What follows belongs to an exercise in optimizing a design on an open flow for small area; a production flow would make more cautious choices.
At most, simulation tests tie the RTL to the original design; equivalence was not proved.
Some runs may be left out. An edit can pass the tests and still lose a function that they never use.
The RTL of run 2 was laid out without a check of its function.
No activity file was given, so power comes from the tool's default toggle rates.

Fig. 1: run 1, zoomed window
Window x 22 to 62, y 22 to 62 um. Cells in grey, sequential cells in the stronger grey; small squares are vias.
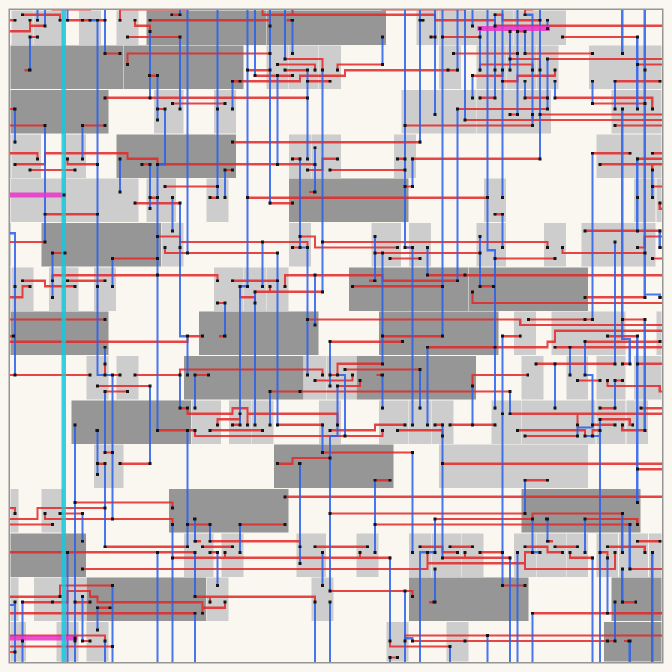
Fig. 2: run 1, nets reached from selected ports
(2 px per um)
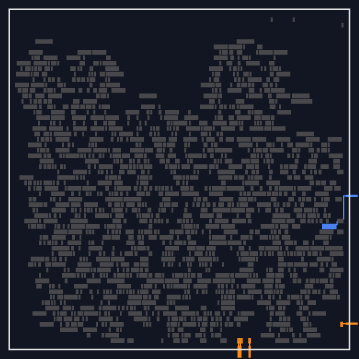
Fig. 3: run 1, signal routing as the flow saved it
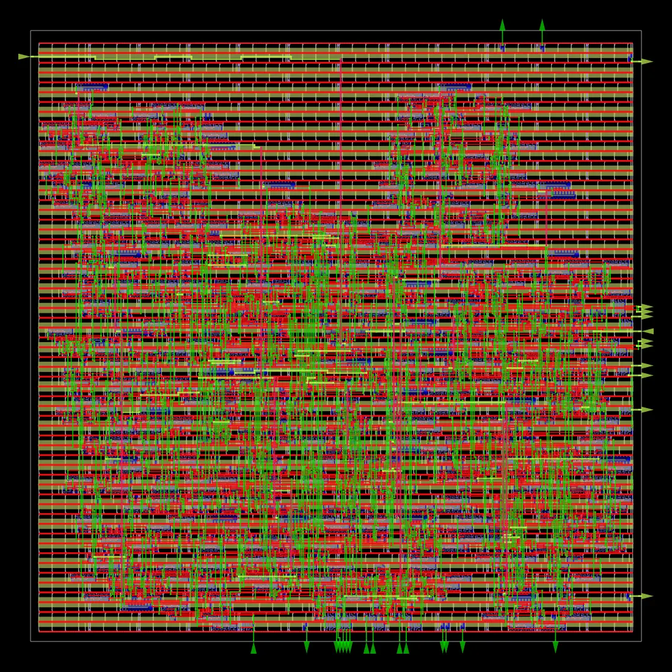
## design/flow/design.v

```verilog
module final_top(
    input freqIn,
    input clk,
    input rst,
    input ips_r, ips_L, ips_a,
    input obs_det,
    output RMF,RMB,LMF,LMB, LM_pwm,RM_pwm,  
    output select0,
    output select1,
    output reg select2,
    output reg select3,
    output EO,
    output [3:0]an, 
    output a, b, c, d, e, f, g 
    );
    reg [24:0] red;
    reg [24:0] green;
    reg [24:0] blue;
    reg prevFreq;
    reg [21:0] counter;
    reg [21:0] clkCount;
    reg [24:0] freqCount;
    reg [24:0] freq;
    reg [6:0]sseg_temp;
    reg [1:0] colState;
    reg[20:0] counter_r;
    reg[20:0] counter_L;
    reg[22:0] pulsewidth_r;
    reg[22:0] pulsewidth_L;
    reg RM_pwm_temp;
    reg LM_pwm_temp;
    reg [2:0] motor_temp;
    reg RMF_temp, RMB_temp, LMF_temp, LMB_temp;
    reg [2:0] state_temp;
    reg [2:0] state_cur;
    reg [2:0] pwm_state;
    reg green_state;
    reg red_state;
    reg blue_state;
    assign EO = 0;
    assign select0 = 1;
    assign select1 = 0;
    assign an = 4'b0111;
    always@ (posedge clk)
    begin
        if(rst)
        begin
            counter <= 0;
            prevFreq <= 0;
            freqCount <= 0;
            freq <= 0;
        end
        else
        begin
            prevFreq <= freqIn;
            if(counter == 3_125_000)
            begin
                freq <= freqCount << 5;
                freqCount <= (freqIn == 1 && prevFreq == 0) ? 25'd1 : 25'd0;
                counter <= 0;
            end
            else
            begin
                counter <= counter + 1;
                if(freqIn == 1 && prevFreq == 0)
                    freqCount <= freqCount + 1;
            end
        end
    end
    always@(posedge clk)
    begin
        if(rst)
        begin
            counter_r <= 0;
            RM_pwm_temp <= 0;
        end
        else
        begin
            if(counter_r == 1666667)
                counter_r <= 0;
            else
                counter_r <= counter_r +1;
            if(counter_r < pulsewidth_r)
                RM_pwm_temp <= 1;
            else
                RM_pwm_temp <= 0;
        end
    end
    always@(posedge clk)
    begin
        if(rst)
        begin
            counter_L <= 0;
            LM_pwm_temp <= 0;
        end
        else
        begin
            if(counter_L == 1666667)
                counter_L <= 0;
            else
                counter_L <= counter_L +1;
            if(counter_L < pulsewidth_L)
                LM_pwm_temp <= 1;
            else
                LM_pwm_temp <= 0;
        end
    end
    always@ (posedge clk)
    begin
    if(rst)
    begin
        red <= 0;
        green <= 0;
        blue <= 0;
        clkCount <= 0;
        colState <= 0;
        select2 <= 0;
        select3 <= 0;
        sseg_temp <= 7'b0111111;
        red_state <= 0;
        green_state <= 0;
        blue_state <= 0;
    end
    else
    case(colState)
    0 : begin  
            clkCount <= clkCount + 1;
            if(clkCount == 3_125_000)
            begin 
                red <= freq;
                clkCount <= 0;
                colState <= 1;
                select2 <= 0;
                select3 <= 1;
            end
        end
    1 : begin  
            clkCount <= clkCount + 1;
            if(clkCount == 3_125_000)
            begin
                blue <= freq;
                clkCount <= 0;
                colState <= 2;
                select2 <= 1;
                select3 <= 1;
            end
        end
    2 : begin
            clkCount <= clkCount + 1;
            if(clkCount == 3_125_000)
            begin
                green <= freq;
                clkCount <= 0;
                colState <= 3;
                select2 <= 0;
                select3 <= 0;
            end
        end
    3: begin
         if(blue < green && red > blue && blue > 1000)  
            begin
                sseg_temp   <= 7'b0000010;
                blue_state  <= 0;
                green_state <= 1;
                red_state   <= 0;
            end
         else if(red < green && red < blue && red > 700)  
            begin   
                sseg_temp   <= 7'b0101111;
                blue_state  <= 0;
                green_state <= 0;
                red_state   <= 1;
            end
         else if(green > blue && red > blue && green > 1700)  
            begin
                sseg_temp   <= 7'b0000011;
                blue_state  <= 1;
                green_state <= 0;
                red_state   <= 0;
            end
         else
            begin
                sseg_temp <= 7'b0111111;
            end
            colState <= 0;
            select2 <= 0;
            select3 <= 0;
        end
    endcase
    end
always@(*)
begin
    if(obs_det == 0)
        state_cur = 4'd1;
    else
        state_cur = state_temp;
end
always@(posedge clk)
begin
    if(rst)
    begin
        state_temp <= 0;
        motor_temp <= 0;
        pwm_state <= 0;
    end
    else
    begin
    if(obs_det == 0)
     begin
     end
    else if(red_state == 1)
     begin
          pwm_state <= 4'd6;
     end
    else if(blue_state == 1)
     begin
          pwm_state <= 4'd2;
     end
    else if(green_state == 1)
     begin
          pwm_state <= 4'd0;
     end
    case(state_cur)
        4'd0:  
         begin
           if(ips_L == 0 && ips_r == 0)
                begin
                    motor_temp <= 4'd0;
                    state_temp <= 4'd0;
                end 
          else if(ips_L == 0)
                begin                  
                    motor_temp <= 4'd1;
                    state_temp <= 4'd0;
                end
          else if(ips_r == 0)
                begin                   
                    motor_temp <= 4'd2;
                    state_temp <= 4'd0;
                end
          else
                begin
                    motor_temp <= 4'd0;
                    state_temp <= 4'd0;
                end
        end
        4'd1:  
         begin
            if(ips_a == 0)  
             begin           
                state_temp <= 4'd2;  
             end
            else 
             begin
                motor_temp <= 4'd4;  
                state_temp <= 4'd1;
             end
         end
       4'd2:  
        begin
            if(ips_r == 1)
             begin
                motor_temp <= 4'd2;
                state_temp <= 4'd2; 
             end
            else 
             begin
                state_temp <= 4'd6;                
             end
        end 
        4'd6:  
         begin
         if(ips_L == 0 && ips_r == 0)
                begin
                    motor_temp <= 4'd0;
                    state_temp <= 4'd6;
                end 
          else if(ips_L == 0)
                begin                  
                    motor_temp <= 4'd1;
                    state_temp <= 4'd6;
                end
          else if(ips_r == 0)
                begin                   
                    motor_temp <= 4'd2;
                    state_temp <= 4'd6;
                end
          else if(ips_a == 0)
           begin
                   state_temp <= 4'd2;
           end
          else
                begin
                    motor_temp <= 4'd0;
                    state_temp <= 4'd6;
                end
         end
        default:
                state_temp <= state_cur;
    endcase
    end
end
always@(*)
    begin
        case(pwm_state)
        4'd0:  
         begin
             pulsewidth_L = 1666667;
             pulsewidth_r = 1666667;
         end
        4'd1:  
         begin
            pulsewidth_L = 1333333;
            pulsewidth_r = 1333333;
         end
        4'd2:  
         begin
            pulsewidth_L = 833334;
            pulsewidth_r = 833334;
         end
        4'd3:  
         begin
            pulsewidth_L = 500000;
            pulsewidth_r = 500000;
         end
        4'd4: 
         begin
            pulsewidth_L = 333333;
            pulsewidth_r = 333333;            
         end
         4'd5:  
          begin 
            pulsewidth_L = 416666;
            pulsewidth_r = 416666;
          end
         4'd6:  
          begin
            pulsewidth_L = 0;
            pulsewidth_r = 0;
          end
         4'd7:  
          begin
            pulsewidth_L = 1083333;
            pulsewidth_r = 1083333;
          end
         default:
          begin
            pulsewidth_L = 0;
            pulsewidth_r = 0;
          end
        endcase
    end
    always@(*)
     begin 
        case(motor_temp)
            4'd0:  
                begin
                    RMF_temp  =  1;
                    RMB_temp  =  0;
                    LMF_temp  =  1;
                    LMB_temp  =  0;
                end
            4'd1:  
                begin
                    RMF_temp  =  1;
                    RMB_temp  =  0;
                    LMF_temp  =  0;
                    LMB_temp  =  1;
                end
           4'd2:  
                begin
                    RMF_temp  =  0;
                    RMB_temp  =  1;
                    LMF_temp  =  1;
                    LMB_temp  =  0;
                end
          4'd3:  
                begin
                    RMF_temp  =  0;
                    RMB_temp  =  0;
                    LMF_temp  =  0;
                    LMB_temp  =  0;
                end
          4'd4:  
                begin
                    RMF_temp  =  0;
                    RMB_temp  =  1;
                    LMF_temp  =  0;
                    LMB_temp  =  1;
                end
           default:  
                begin
                    RMF_temp  =  1;
                    RMB_temp  =  0;
                    LMF_temp  =  1;
                    LMB_temp  =  0;
                end
        endcase
     end
    assign {g, f, e, d, c, b, a} = sseg_temp;
    assign RM_pwm = RM_pwm_temp;  
    assign LM_pwm = LM_pwm_temp;  
    assign RMF = RMF_temp;
    assign RMB = RMB_temp;
    assign LMF = LMF_temp;
    assign LMB = LMB_temp;
endmodule
```

## design/flow/run.sh

```bash
#!/bin/bash
# synth_recipe.tcl (not shown) runs the flow's synth.tcl, then flattens the netlist and writes it again
# the make line also repeats each setting of config.mk as NAME=value (left out here)
make -C /OpenROAD-flow-scripts/flow DESIGN_CONFIG=/design/flow/config.mk WORK_HOME=/design/flow/orfs CLKGATE_MAP_FILE= SYNTH_SCRIPT=/design/flow/synth_recipe.tcl finish
```

## design/flow/config.mk

```make
export PLATFORM = sky130hd
export DESIGN_NAME = final_top
export DESIGN_NICKNAME = final_top
export VERILOG_FILES = /design/flow/design.v
export SDC_FILE = /design/flow/constraint.sdc
export NUM_CORES = 4
export LEC_CHECK = 0
export CAP_MARGIN = 20
export CORE_MARGIN = 2
export CORE_UTILIZATION = 40
export PLACE_DENSITY = 0.6
export SLEW_MARGIN = 20
```

## design/flow/constraint.sdc

```tcl
create_clock -name core_clock -period 10.0 [get_ports {clk}]
set_input_delay 2.0000 -clock core_clock [delete_from_list [all_inputs] [get_ports {clk}]]
set_output_delay 2.0000 -clock core_clock [all_outputs]
set_load 0.01 [all_outputs]
```

==> run_results.csv, run 1 <==
group,metric,value,unit
clock_network,post_cts_resized,0,
logic_synthesis,syn_inst,1334,
setup_path,crit_required,8000,ps
timing,final.min_clock_period,3850,ps
finish,layout_top_registers,"clkCount: 22 flops, counter: 22 flops",
setup_path,crit_path_end_kind,"primary output",
finish,layoutNonFillerInstCount,1694,
logic_synthesis,yosys_warnings,1,
setup_path,critical-path-top-delay-family,"buffers and inverters",
global_route,gr-total-overflow,0,
finish,layout_common_cells,"230 x sky130_fd_sc_hd__nand2_1, 213 x sky130_fd_sc_hd__dfxtp_1, 143 x sky130_fd_sc_hd__nor2_1",
finish,multi_input_area_share,0.508,
setup_path,worstSetupPathDepth,5,
floorplan,die_outline_area,28700,sq um
logic_synthesis,postSynthRegisterBits,213,
logic_synthesis,synth.cell_area,10900,sq um
finish,seq_area_frac,0.353,
logic_synthesis,seq_area_frac_synth,0.390,
global_route,vias_in_the_first_global_route,8115,
timing,max_freq,0.260,GHz
logic_synthesis,synth_xor_xnor_area_share,0.0728,
floorplan,die-width,169,um
clock_network,hold_fix_buffers_at_cts,0,
finish,num-nets-final,1450,
setup_path,regToRegSetupSlack,7060,ps
logic_synthesis,synth_flop_type,"sky130_fd_sc_hd__dfxtp_1",
place,placement.cell_area,11300,sq um
global_route,met2_usage,0.278,
clock_network,clk_pin_slew_worst_paths,60,ps
run_status,status,"no timing/DRC/antenna violations",
setup_path,rr_startpoint,"clkCount[15]",
routing,drt-initial-drc-count,461,
logic_synthesis,synth_commonest_cells,"230 x sky130_fd_sc_hd__nand2_1, 213 x sky130_fd_sc_hd__dfxtp_1, 143 x sky130_fd_sc_hd__nor2_1",
global_route,most_used_routing_layer,"met2",
setup_path,cp_slowest_stage_delay,540,ps
floorplan,placeableCoreArea,26900,sq um
finish,areaGrowthSynthToFinish,10.3,%
logic_synthesis,synth_adder_area_share,0.122,
Notes on Fig. 1 above:
colour	layer
red	metal 1
magenta	metal 3
blue	metal 2
cyan	metal 4
most frequent	nand2_1 (43), dfxtp_1 (22), a21oi_1 (21)
sequential cells in the window	22
cells with their middle in the window	110
netlist names of flops here include	freq (7), red (6), blue (4)

Notes on Fig. 2 above:
colour	port	bits	direction	edge	end cells	wire
blue	RM_pwm	1	output	east	1	16.0 um
orange	an	4	output	3 south, 1 east	4	12.3 um
number of input and output port buffers inserted: 19
boundary pin count: 29

Notes on Fig. 3 above:
detailed-route via count: 8744
met3 WL: 587 um
routed wire length per instance: 14.2 um

==> run 2, diff against run 1 <==
==> design/flow/design.v (replaced) <==
module final_top #(
    parameter NW = 22, KW = 20, parameter [NW-1:0] TW = 22'h25B6B0,
    parameter NP = 20, KP = 16, parameter [NP-1:0] TP = 20'h8D9B5,
    parameter DW = 20, THB = 32, THR = 22, THG = 54
    ) (
    input freqIn,
    input clk,
    input rst,
    input ips_r, ips_L, ips_a,
    input obs_det,
    output RMF,RMB,LMF,LMB, LM_pwm,RM_pwm,
    output select0,
    output select1,
    output select2,
    output select3,
    output EO,
    output [3:0]an,
    output a, b, c, d, e, f, g
    );
    localparam [NW-1:0] S22 = {NW{1'b1}};
    localparam [NW-1:0] T22 = TW;
    localparam [NW-1:0] P22 = {1'b0, {(NW-1){1'b1}}};
    localparam [NP-1:0] S20 = {NP{1'b1}};
    localparam [NP-1:0] T20 = TP;
    localparam [1:0] PH0 = 2'b00, PH1 = 2'b01, PH2 = 2'b11, PH3 = 2'b10;
    localparam [1:0] CG = 2'b00, CB = 2'b01, CR = 2'b10, CN = 2'b11;
    localparam [1:0] RR = 2'b00, RB = 2'b01, RG = 2'b10;
    assign EO = 0;
    assign select0 = 1;
    assign select1 = 0;
    assign an = 4'b0111;
    reg [NW-1:0] wl;
    wire we = (wl == T22);
    always @(posedge clk)
        wl <= (rst | we) ? S22 : {wl[NW-2:0], wl[NW-1] ^ wl[KW]};
    reg [NW-1:0] cl;
    reg [1:0] ph;
    wire ct = (cl == T22);
    always @(posedge clk)
    begin
        if (rst)
        begin
            cl <= S22;
            ph <= PH0;
        end
        else
        begin
            if (ct)
                cl <= (ph == PH2) ? P22 : S22;
            else
                cl <= {cl[NW-2:0], cl[NW-1] ^ cl[KW]};
            case (ph)
                PH0: if (ct) ph <= PH1;
                PH1: if (ct) ph <= PH2;
                PH2: if (ct) ph <= PH3;
                default: ph <= PH0;
            endcase
        end
    end
    assign select3 = ph[0];
    assign select2 = ph[1] & ph[0];
    reg prevFreq;
    wire rise = freqIn & ~prevFreq;
    reg [DW-1:0] A;
    reg [DW-1:0] C;
    reg [1:0] role;
    reg [1:0] plan;
    wire lt = C < A;
    wire gt = C > A;
    reg [1:0] nrole;
    always @(*)
        case (ph)
            PH0: nrole = ct ? RG : RB;
            PH1: nrole = ct ? RR : RG;
            PH2: nrole = RR;
            default: nrole = RB;
        endcase
    always @(posedge clk)
    begin
        if (rst)
        begin
            prevFreq <= 0;
            A <= 0;
            C <= 0;
            role <= RB;
        end
        else
        begin
            prevFreq <= freqIn;
            if (we)
            begin
                C <= {{(DW-1){1'b0}}, rise};
                role <= nrole;
                if (role == RR || (role == RB && lt))
                    A <= C;
            end
            else
                C <= C + rise;
        end
    end
    always @(posedge clk)
        if (we)
        begin
            if (role == RB)
                plan <= lt ? ((C >= THB) ? CG : CB) : (gt && A >= THR) ? CR : CN;
            else if (role == RG && !(gt && (plan != CB || C >= THG)))
                plan <= CN;
        end
    reg n;
    reg [1:0] col;
    reg [1:0] sp;
    always @(posedge clk)
    begin
        if (rst)
        begin
            n <= 1;
            col <= CN;
            sp <= CG;
        end
        else
        begin
            if (ph == PH3)
            begin
                n <= (plan == CN);
                if (plan != CN)
                    col <= plan;
            end
            if (obs_det && col != CN)
                sp <= col;
        end
    end
    assign g = 1'b0;
    assign b = 1'b1;
    assign e = n;
    assign {f, d, c} = {3{n | col[1]}};
    assign a = n | col[1] | col[0];
    reg [NP-1:0] pl;
    reg h;
    reg pwm;
    wire pt = (pl == T20);
    always @(posedge clk)
    begin
        if (rst)
        begin
            pl <= S20;
            h <= 1;
            pwm <= 0;
        end
        else
        begin
            pl <= pt ? S20 : {pl[NP-2:0], pl[NP-1] ^ pl[KP]};
            if (pt)
                h <= ~h;
            pwm <= sp[1] ? 1'b0 : sp[0] ? h : (h | ~pt);
        end
    end
    assign RM_pwm = pwm;
    assign LM_pwm = pwm;
    localparam [1:0] ST0 = 2'b00, ST1 = 2'b01, ST2 = 2'b10, ST6 = 2'b11;
    reg [1:0] st;
    reg mR, mL;
    wire [1:0] sc = obs_det ? st : ST1;
    always @(posedge clk)
    begin
        if (rst)
        begin
            st <= ST0;
            mR <= 1;
            mL <= 1;
        end
        else
            case (sc)
                ST0:
                begin
                    mR <= ips_r | ~ips_L;
                    mL <= ips_L | ~ips_r;
                end
                ST1:
                    if (ips_a == 0)
                        st <= ST2;
                    else
                    begin
                        mR <= 0;
                        mL <= 0;
                        st <= ST1;
                    end
                ST2:
                    if (ips_r)
                    begin
                        mR <= 0;
                        mL <= 1;
                        st <= ST2;
                    end
                    else
                        st <= ST6;
                default:
                    if (ips_L && ips_r && ips_a == 0)
                        st <= ST2;
                    else
                    begin
                        mR <= ips_r | ~ips_L;
                        mL <= ips_L | ~ips_r;
                        st <= ST6;
                    end
            endcase
    end
    assign RMF = mR;
    assign RMB = ~mR;
    assign LMF = mL;
    assign LMB = ~mL;
endmodule
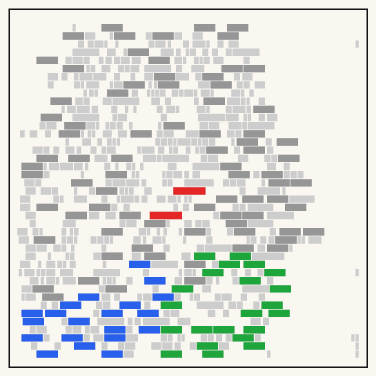
Fig. 4. Register map, names as in the netlist (run 2).
(3 px per um) Other sequential cells in the stronger grey, the rest of the logic in the fainter grey.
colour	netlist name	flops
red	plan	2
green	cl	22
blue	pl	20
not coloured	78
sequential cell area share: 0.401
fraction of the core area covered by cells at the end of the flow: 0.482

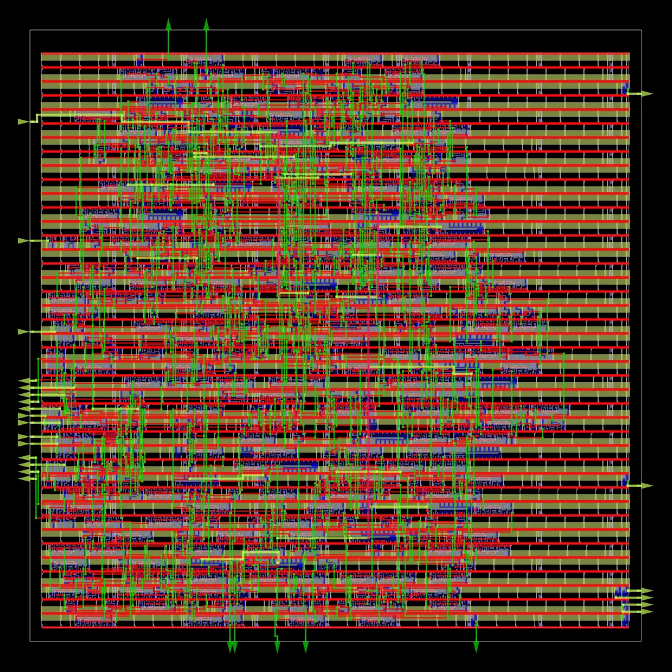
Fig. 5. Signal routing as the flow saved it (run 2).
topmost layer with routed signal wires: met4
detailed-route via count: 3679
Routed met1 length: 5080 um

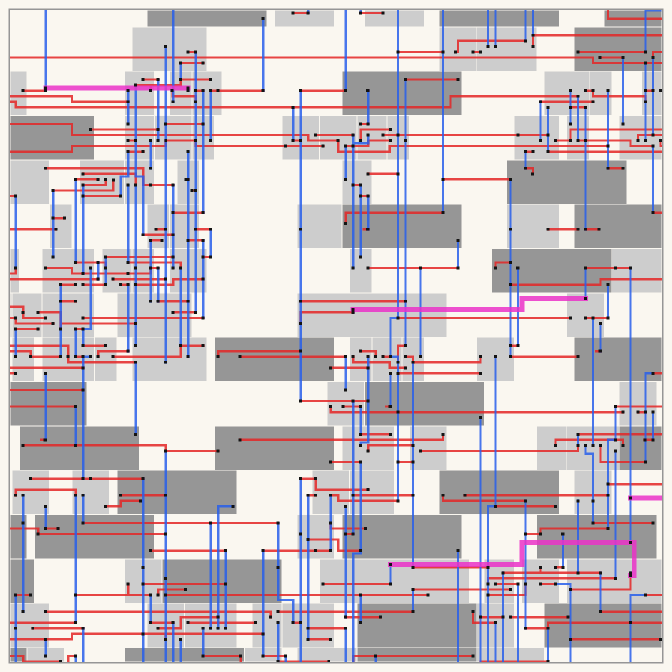
Fig. 6. Zoomed window (run 2).
Window x 10 to 50, y 10 to 50 um. Cells in grey, sequential cells in the stronger grey; small squares are vias.

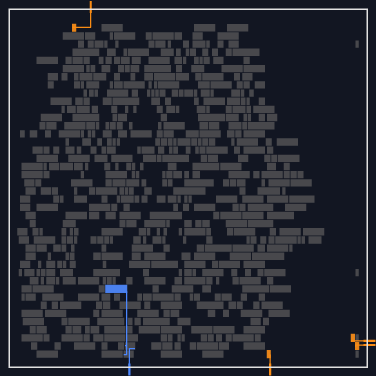
Fig. 7. Nets reached from selected ports (run 2).
(3 px per um)
colour	port	bits	direction	edge	end cells	wire
blue	RM_pwm	1	output	south	1	29.9 um
orange	an	4	output	2 east, 1 north, 1 south	4	23.2 um

==> run_results.csv, run 2 <==
group,metric,value,unit
run_status,status,"no timing/DRC/antenna violations",
global_route,most_used_routing_layer,"met2",
power_and_ir_drop,ir_worst_vdd,0.000100,V
logic_synthesis,yosys_warnings,1,
routing,drt-initial-drc-count,187,
clock_network,post_cts_resized,0,
finish,layout_common_cells,"120 x sky130_fd_sc_hd__dfxtp_1, 61 x sky130_fd_sc_hd__nand2b_1, 50 x sky130_fd_sc_hd__nor2_1",
routing,met3_length,361,um
finish,layoutNonFillerInstCount,754,
logic_synthesis,postSynthRegisterBits,122,
clock_network,clk_pin_slew_worst_paths,60,ps
routing,route.detailed.wl_per_inst,13.1,um
setup_path,path_class,"input port to flop",
place,placement.cell_area,5570,sq um
timing,final.min_clock_period,3790,ps
clock_network,hold_fix_buffers_at_cts,0,
global_route,met2_usage,0.218,
setup_path,critical-path-top-delay-family,"simple AND/OR/NAND/NOR gates",
finish,multi_input_area_share,0.416,
finish,insertedDiodeCount,0,
place,port_buffers,19,
floorplan,die_outline_area,14100,sq um
finish,areaGrowthSynthToFinish,16.4,%
floorplan,die-width,119,um
logic_synthesis,syn_inst,551,
logic_synthesis,synth_flop_type,"sky130_fd_sc_hd__dfxtp_1",
clock_network,post_cts_repair_setup_buffers,0,
timing,hold_ws,421,ps
finish,multi_input_area,2550,sq um
setup_path,rr_startpoint,"C[15]",
routing,wirelength,9850,um
floorplan,std_cell_rows,41,
finish,num-nets-final,603,
min_path,whs_path_depth,2,
timing,rsz0062_at_grt,"false",
logic_synthesis,synth_commonest_cells,"120 x sky130_fd_sc_hd__dfxtp_1, 61 x sky130_fd_sc_hd__nand2b_1, 50 x sky130_fd_sc_hd__nor2_1",
power_and_ir_drop,design_power_total,1.12,mW
setup_path,crit_required,10270,ps
floorplan,num_io_pins,29,
floorplan,placeableCoreArea,12700,sq um
logic_synthesis,synth.cell_area,5270,sq um
timing,timing.final.max_slew_violations,0,
timing,max_freq,0.264,GHz
setup_path,cp_max_fo,4,
timing,final_hold_viol_count,0,
global_route,gr-total-overflow,0,
setup_path,crit_path_end_kind,"flop",
logic_synthesis,synth_xor_xnor_area_share,0.0349,
setup_path,worstSetupPathDepth,10,
setup_path,regToRegSetupSlack,7170,ps
finish,layout_top_registers,"cl: 22 flops, wl: 22 flops",
global_route,vias_in_the_first_global_route,3537,
logic_synthesis,seq_area_frac_synth,0.467,
setup_path,cp_slowest_stage_delay,460,ps
logic_synthesis,synth_adder_area_share,0.0641,
==> run 3, diff against run 2 <==
--- a/design/flow/design.v
+++ b/design/flow/design.v
@@ -24,5 +24,7 @@
     localparam [NP-1:0] T20 = TP;
+    localparam [NW-1:0] POLW = {(NW+1)/2{2'b10}};
+    localparam [NP-1:0] POLP = {(NP+1)/2{2'b10}};
     localparam [1:0] PH0 = 2'b00, PH1 = 2'b01, PH2 = 2'b11, PH3 = 2'b10;
     localparam [1:0] CG = 2'b00, CB = 2'b01, CR = 2'b10, CN = 2'b11;
-    localparam [1:0] RR = 2'b00, RB = 2'b01, RG = 2'b10;
+    localparam [1:0] RR = 2'b00, RB = 2'b01, RG = 2'b10, RF = 2'b11;
     assign EO = 0;
@@ -31,7 +33,9 @@
     assign an = 4'b0111;
-    reg [NW-1:0] wl;
+    reg [NW-1:0] wq;
+    wire [NW-1:0] wl = wq ^ POLW;
     wire we = (wl == T22);
     always @(posedge clk)
-        wl <= (rst | we) ? S22 : {wl[NW-2:0], wl[NW-1] ^ wl[KW]};
-    reg [NW-1:0] cl;
+        wq <= ((rst | we) ? S22 : {wl[NW-2:0], wl[NW-1] ^ wl[KW]}) ^ POLW;
+    reg [NW-1:0] cq;
+    wire [NW-1:0] cl = cq ^ POLW;
     reg [1:0] ph;
@@ -42,3 +46,3 @@
         begin
-            cl <= S22;
+            cq <= S22 ^ POLW;
             ph <= PH0;
@@ -48,5 +52,5 @@
             if (ct)
-                cl <= (ph == PH2) ? P22 : S22;
+                cq <= ((ph == PH2) ? P22 : S22) ^ POLW;
             else
-                cl <= {cl[NW-2:0], cl[NW-1] ^ cl[KW]};
+                cq <= {cl[NW-2:0], cl[NW-1] ^ cl[KW]} ^ POLW;
             case (ph)
@@ -63,8 +67,13 @@
     wire rise = freqIn & ~prevFreq;
+    reg pend;
+    wire inc = rise | pend;
     reg [DW-1:0] A;
     reg [DW-1:0] C;
+    reg gtf;
     reg [1:0] role;
     reg [1:0] plan;
-    wire lt = C < A;
-    wire gt = C > A;
+    wire eq = (C == A);
+    wire gt = gtf;
+    wire lt = ~gtf & ~eq;
+    wire [DW:0] Cn = {1'b0, C} + inc;
     reg [1:0] nrole;
@@ -78,2 +87,5 @@
     always @(posedge clk)
+        if (we && (role == RR || (role == RB && lt)))
+            A <= C;
+    always @(posedge clk)
     begin
@@ -82,5 +94,6 @@
             prevFreq <= 0;
-            A <= 0;
+            pend <= 0;
             C <= 0;
-            role <= RB;
+            gtf <= 0;
+            role <= RF;
         end
@@ -89,11 +102,15 @@
             prevFreq <= freqIn;
+            pend <= we & rise;
             if (we)
             begin
-                C <= {{(DW-1){1'b0}}, rise};
+                C <= 0;
+                gtf <= 0;
                 role <= nrole;
-                if (role == RR || (role == RB && lt))
-                    A <= C;
             end
             else
-                C <= C + rise;
+            begin
+                C <= Cn[DW-1:0];
+                if (inc)
+                    gtf <= ~Cn[DW] & (gtf | eq);
+            end
         end
@@ -103,3 +120,5 @@
         begin
-            if (role == RB)
+            if (role == RF)
+                plan <= CN;
+            else if (role == RB)
                 plan <= lt ? ((C >= THB) ? CG : CB) : (gt && A >= THR) ? CR : CN;
@@ -136,3 +155,4 @@
     assign a = n | col[1] | col[0];
-    reg [NP-1:0] pl;
+    reg [NP-1:0] pq;
+    wire [NP-1:0] pl = pq ^ POLP;
     reg h;
@@ -144,3 +164,3 @@
         begin
-            pl <= S20;
+            pq <= S20 ^ POLP;
             h <= 1;
@@ -150,3 +170,3 @@
         begin
-            pl <= pt ? S20 : {pl[NP-2:0], pl[NP-1] ^ pl[KP]};
+            pq <= (pt ? S20 : {pl[NP-2:0], pl[NP-1] ^ pl[KP]}) ^ POLP;
             if (pt)
==> design/flow/flow/run.sh (new file) <==
#!/bin/bash
# The standard layout (standard.sh, standard synthesis unchanged) with three
# changes to how the layout is made:
#  - clock tree from clkbuf_4 cells only, without dummy loads;
#  - port buffers are buf_1 cells (every input and output still gets its buffer);
#  - constant outputs share the synthesis's tie cells instead of one tie cell each.
# make's full output goes to flow_make.log in this folder; ORFS keeps each step's
# log under orfs/logs/.
set -euo pipefail
bash standard.sh \
  "CTS_ARGS=-sink_clustering_enable -repair_clock_nets -dont_use_dummy_load -buf_list sky130_fd_sc_hd__clkbuf_4" \
  "BUFFER_PORTS_ARGS=-buffer_cell sky130_fd_sc_hd__buf_1" \
  SKIP_REPAIR_TIE_FANOUT=1 \
  finish > flow_make.log 2>&1
==> design/flow/standard.sh (new file) <==
#!/bin/bash
# synth_recipe.tcl (not shown) runs the flow's synth.tcl, then flattens the netlist and writes it again
# the make line also repeats each setting of config.mk as NAME=value (left out here)
make -C /OpenROAD-flow-scripts/flow DESIGN_CONFIG=/design/flow/config.mk WORK_HOME=/design/flow/orfs CLKGATE_MAP_FILE= SYNTH_SCRIPT=/design/flow/synth_recipe.tcl "${@:-finish}"
removed: design/flow/run.sh
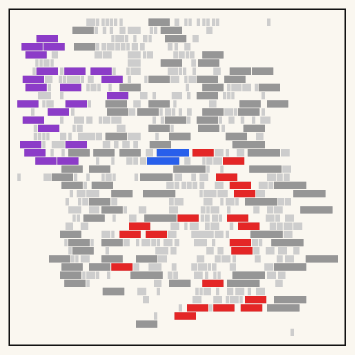
Fig. 8. Register map, names as in the netlist (run 3).
(3 px per um) Other sequential cells in the stronger grey, the rest of the logic in the fainter grey.
colour	netlist name	flops
blue	plan	2
purple	cq	22
red	C	20
register area: 2700 sq um
fraction of the core area covered by cells at the end of the flow: 0.428
Flop+latch power: 0.516 mW
sequential cell area share: 0.555

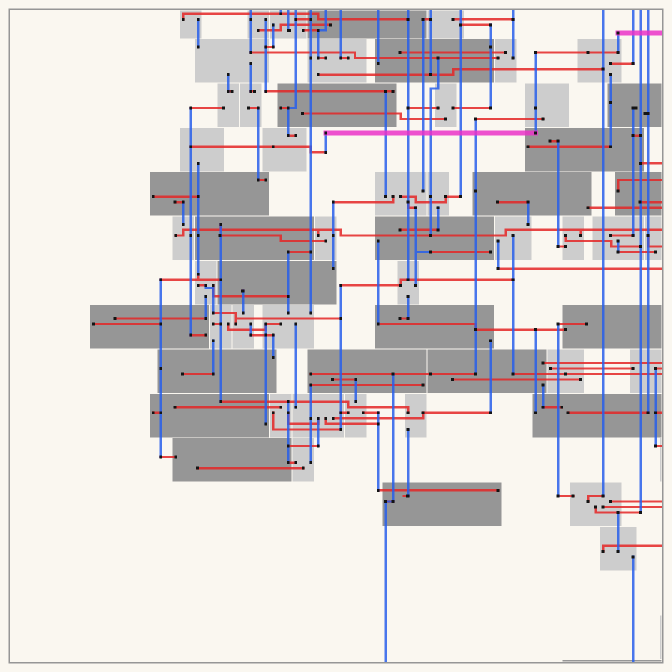
Fig. 9. Zoomed window (run 3).
Window x 8 to 48, y 8 to 48 um. Cells in grey, sequential cells in the stronger grey; small squares are vias.
colour	layer
magenta	metal 3
red	metal 1
blue	metal 2
most frequent	dfxtp_1 (18), nor2_1 (9), nand2_1 (7)
sequential cells in the window	19
cells with their middle in the window	54
netlist names of flops here include	wq (14), C (3)

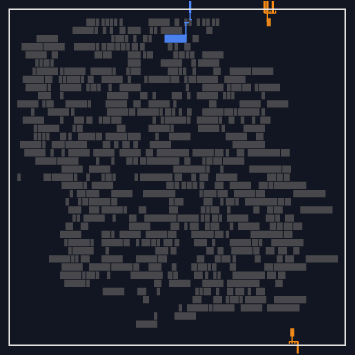
Fig. 10. Nets reached from selected ports (run 3).
(3 px per um)

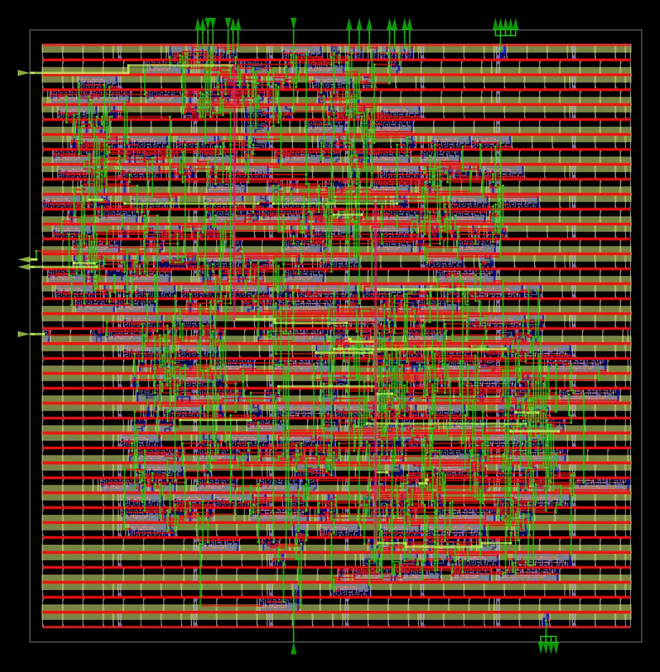
Fig. 11. Signal routing as the flow saved it (run 3).
DRT Wirelength: 8100 um
GRT Total Usage: 0.144
met3 WL: 302 um

==> run_results.csv, run 3 <==
group,metric,value,unit
logic_synthesis,syn_inst,446,
run_status,status,"no timing/DRC/antenna violations",
finish,insertedDiodeCount,0,
timing,max_freq,0.300,GHz
setup_path,setup.worst_path.end,"select2",
setup_path,worstSetupPathDepth,2,
power_and_ir_drop,ir_worst_vdd,0.0000989,V
finish,layout_top_registers,"cq: 22 flops, wq: 22 flops",
logic_synthesis,synth_flop_type,"sky130_fd_sc_hd__dfxtp_1",
logic_synthesis,seq_area_frac_synth,0.584,
place,port_buffers,19,
clock_network,hold_fix_buffers_at_cts,0,
setup_path,cp_max_fo,7,
logic_synthesis,synth_commonest_cells,"102 x sky130_fd_sc_hd__dfxtp_1, 70 x sky130_fd_sc_hd__nor2_1, 44 x sky130_fd_sc_hd__nand2_1",
setup_path,critical-path-top-delay-family,"flip-flops",
clock_network,post_cts_repair_setup_buffers,0,
global_route,vias_in_the_first_global_route,2998,
logic_synthesis,synth.cell_area,4620,sq um
place,placement.cell_area,4740,sq um
timing,rsz0062_at_grt,"false",
power_and_ir_drop,design_power_total,0.766,mW
global_route,most_used_routing_layer,"met2",
global_route,met2_usage,0.226,
global_route,gr-total-overflow,0,
finish,multi_input_area_share,0.353,
clock_network,post_cts_resized,0,
floorplan,die-width,112,um
floorplan,std_cell_rows,39,
setup_path,crit_path_end_kind,"primary output",
finish,layout_common_cells,"102 x sky130_fd_sc_hd__dfxtp_1, 70 x sky130_fd_sc_hd__nor2_1, 44 x sky130_fd_sc_hd__nand2_1",
floorplan,placeableCoreArea,11400,sq um
setup_path,worstReg2RegEnd,"C[6]",
timing,final.min_clock_period,3330,ps
finish,num-nets-final,475,
routing,dr.pass1.iters,4,
logic_synthesis,synth_adder_area_share,0.0189,
timing,timing.final.max_slew_violations,0,
logic_synthesis,synth_xor_xnor_area_share,0.0777,
routing,detailroute.via_count,2989,
timing,hold_ws,362,ps
routing,topRoutingLayerUsed,"met4",
setup_path,rr_startpoint,"wq[5]",
logic_synthesis,postSynthRegisterBits,124,
routing,drt-initial-drc-count,99,
floorplan,num_io_pins,29,
clock_network,clk_pin_slew_worst_paths,100,ps
power_and_ir_drop,comb_cell_power,0.0321,mW
finish,clock_area_frac,0.0262,
timing,fin_ws,6670,ps
finish,layoutNonFillerInstCount,602,

## Gallery

Cell area per tile.
(a)
(2 px per um) 17 x 17 tiles, from dark blue (low) to red (high), 0 to 100% covered.
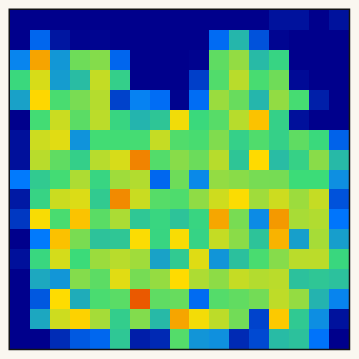
(b)
(3 px per um) 11 x 11 tiles, from dark blue (low) to red (high), 0 to 100% covered.
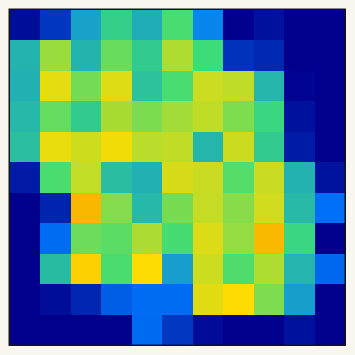
(c)
(3 px per um) 12 x 12 tiles, from dark blue (low) to red (high), 0 to 100% covered.
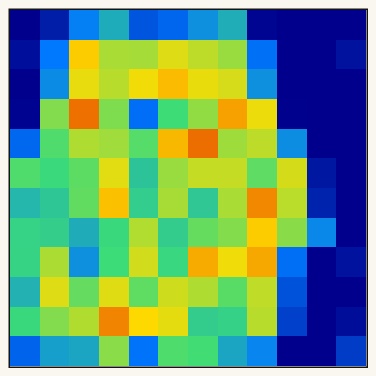
run 1 -> (a)
run 3 -> (b)
run 2 -> (c)
The one with the largest die is (a).

==> static timing again, ports no longer ideal <==
In the flow no input, the clock included, has a driving cell. The finished layouts below were timed again as built, in two steps. Step 1, drivers: a clkbuf_16 drives clk and a buf_2 each remaining input, both assumed. Step 2, shift: input delay + t, output delay - t, t = (earliest + latest rising clock arrival at the registers) / 2. This alone moves slack from input paths to output paths. Slacks: ideal ports / drivers / drivers and shift; pairs: ideal ports / drivers.
run | shift t [ns] | setup WS [ns] | hold WS [ns] | latest minus earliest clock arrival (ns) | slew at the worst register clock pin (ns)
run 1 | 0.558 | 6.151 / 6.103 / 5.661 | 0.453 / 0.453 / 0.453 | 0.010 / 0.010 | 0.06 / 0.06
run 2 | 0.449 | 6.215 / 6.231 / 5.782 | 0.421 / 0.421 / 0.421 | 0.008 / 0.008 | 0.06 / 0.06
run 3 | 0.510 | 6.670 / 6.636 / 6.194 | 0.362 / 0.362 / 0.362 | 0.043 / 0.043 | 0.11 / 0.11
After both steps setup and hold are still met in every run listed. The setup slack of run 1, which loses most, moves by -0.048 ns with the drivers and by -0.490 ns with both steps.
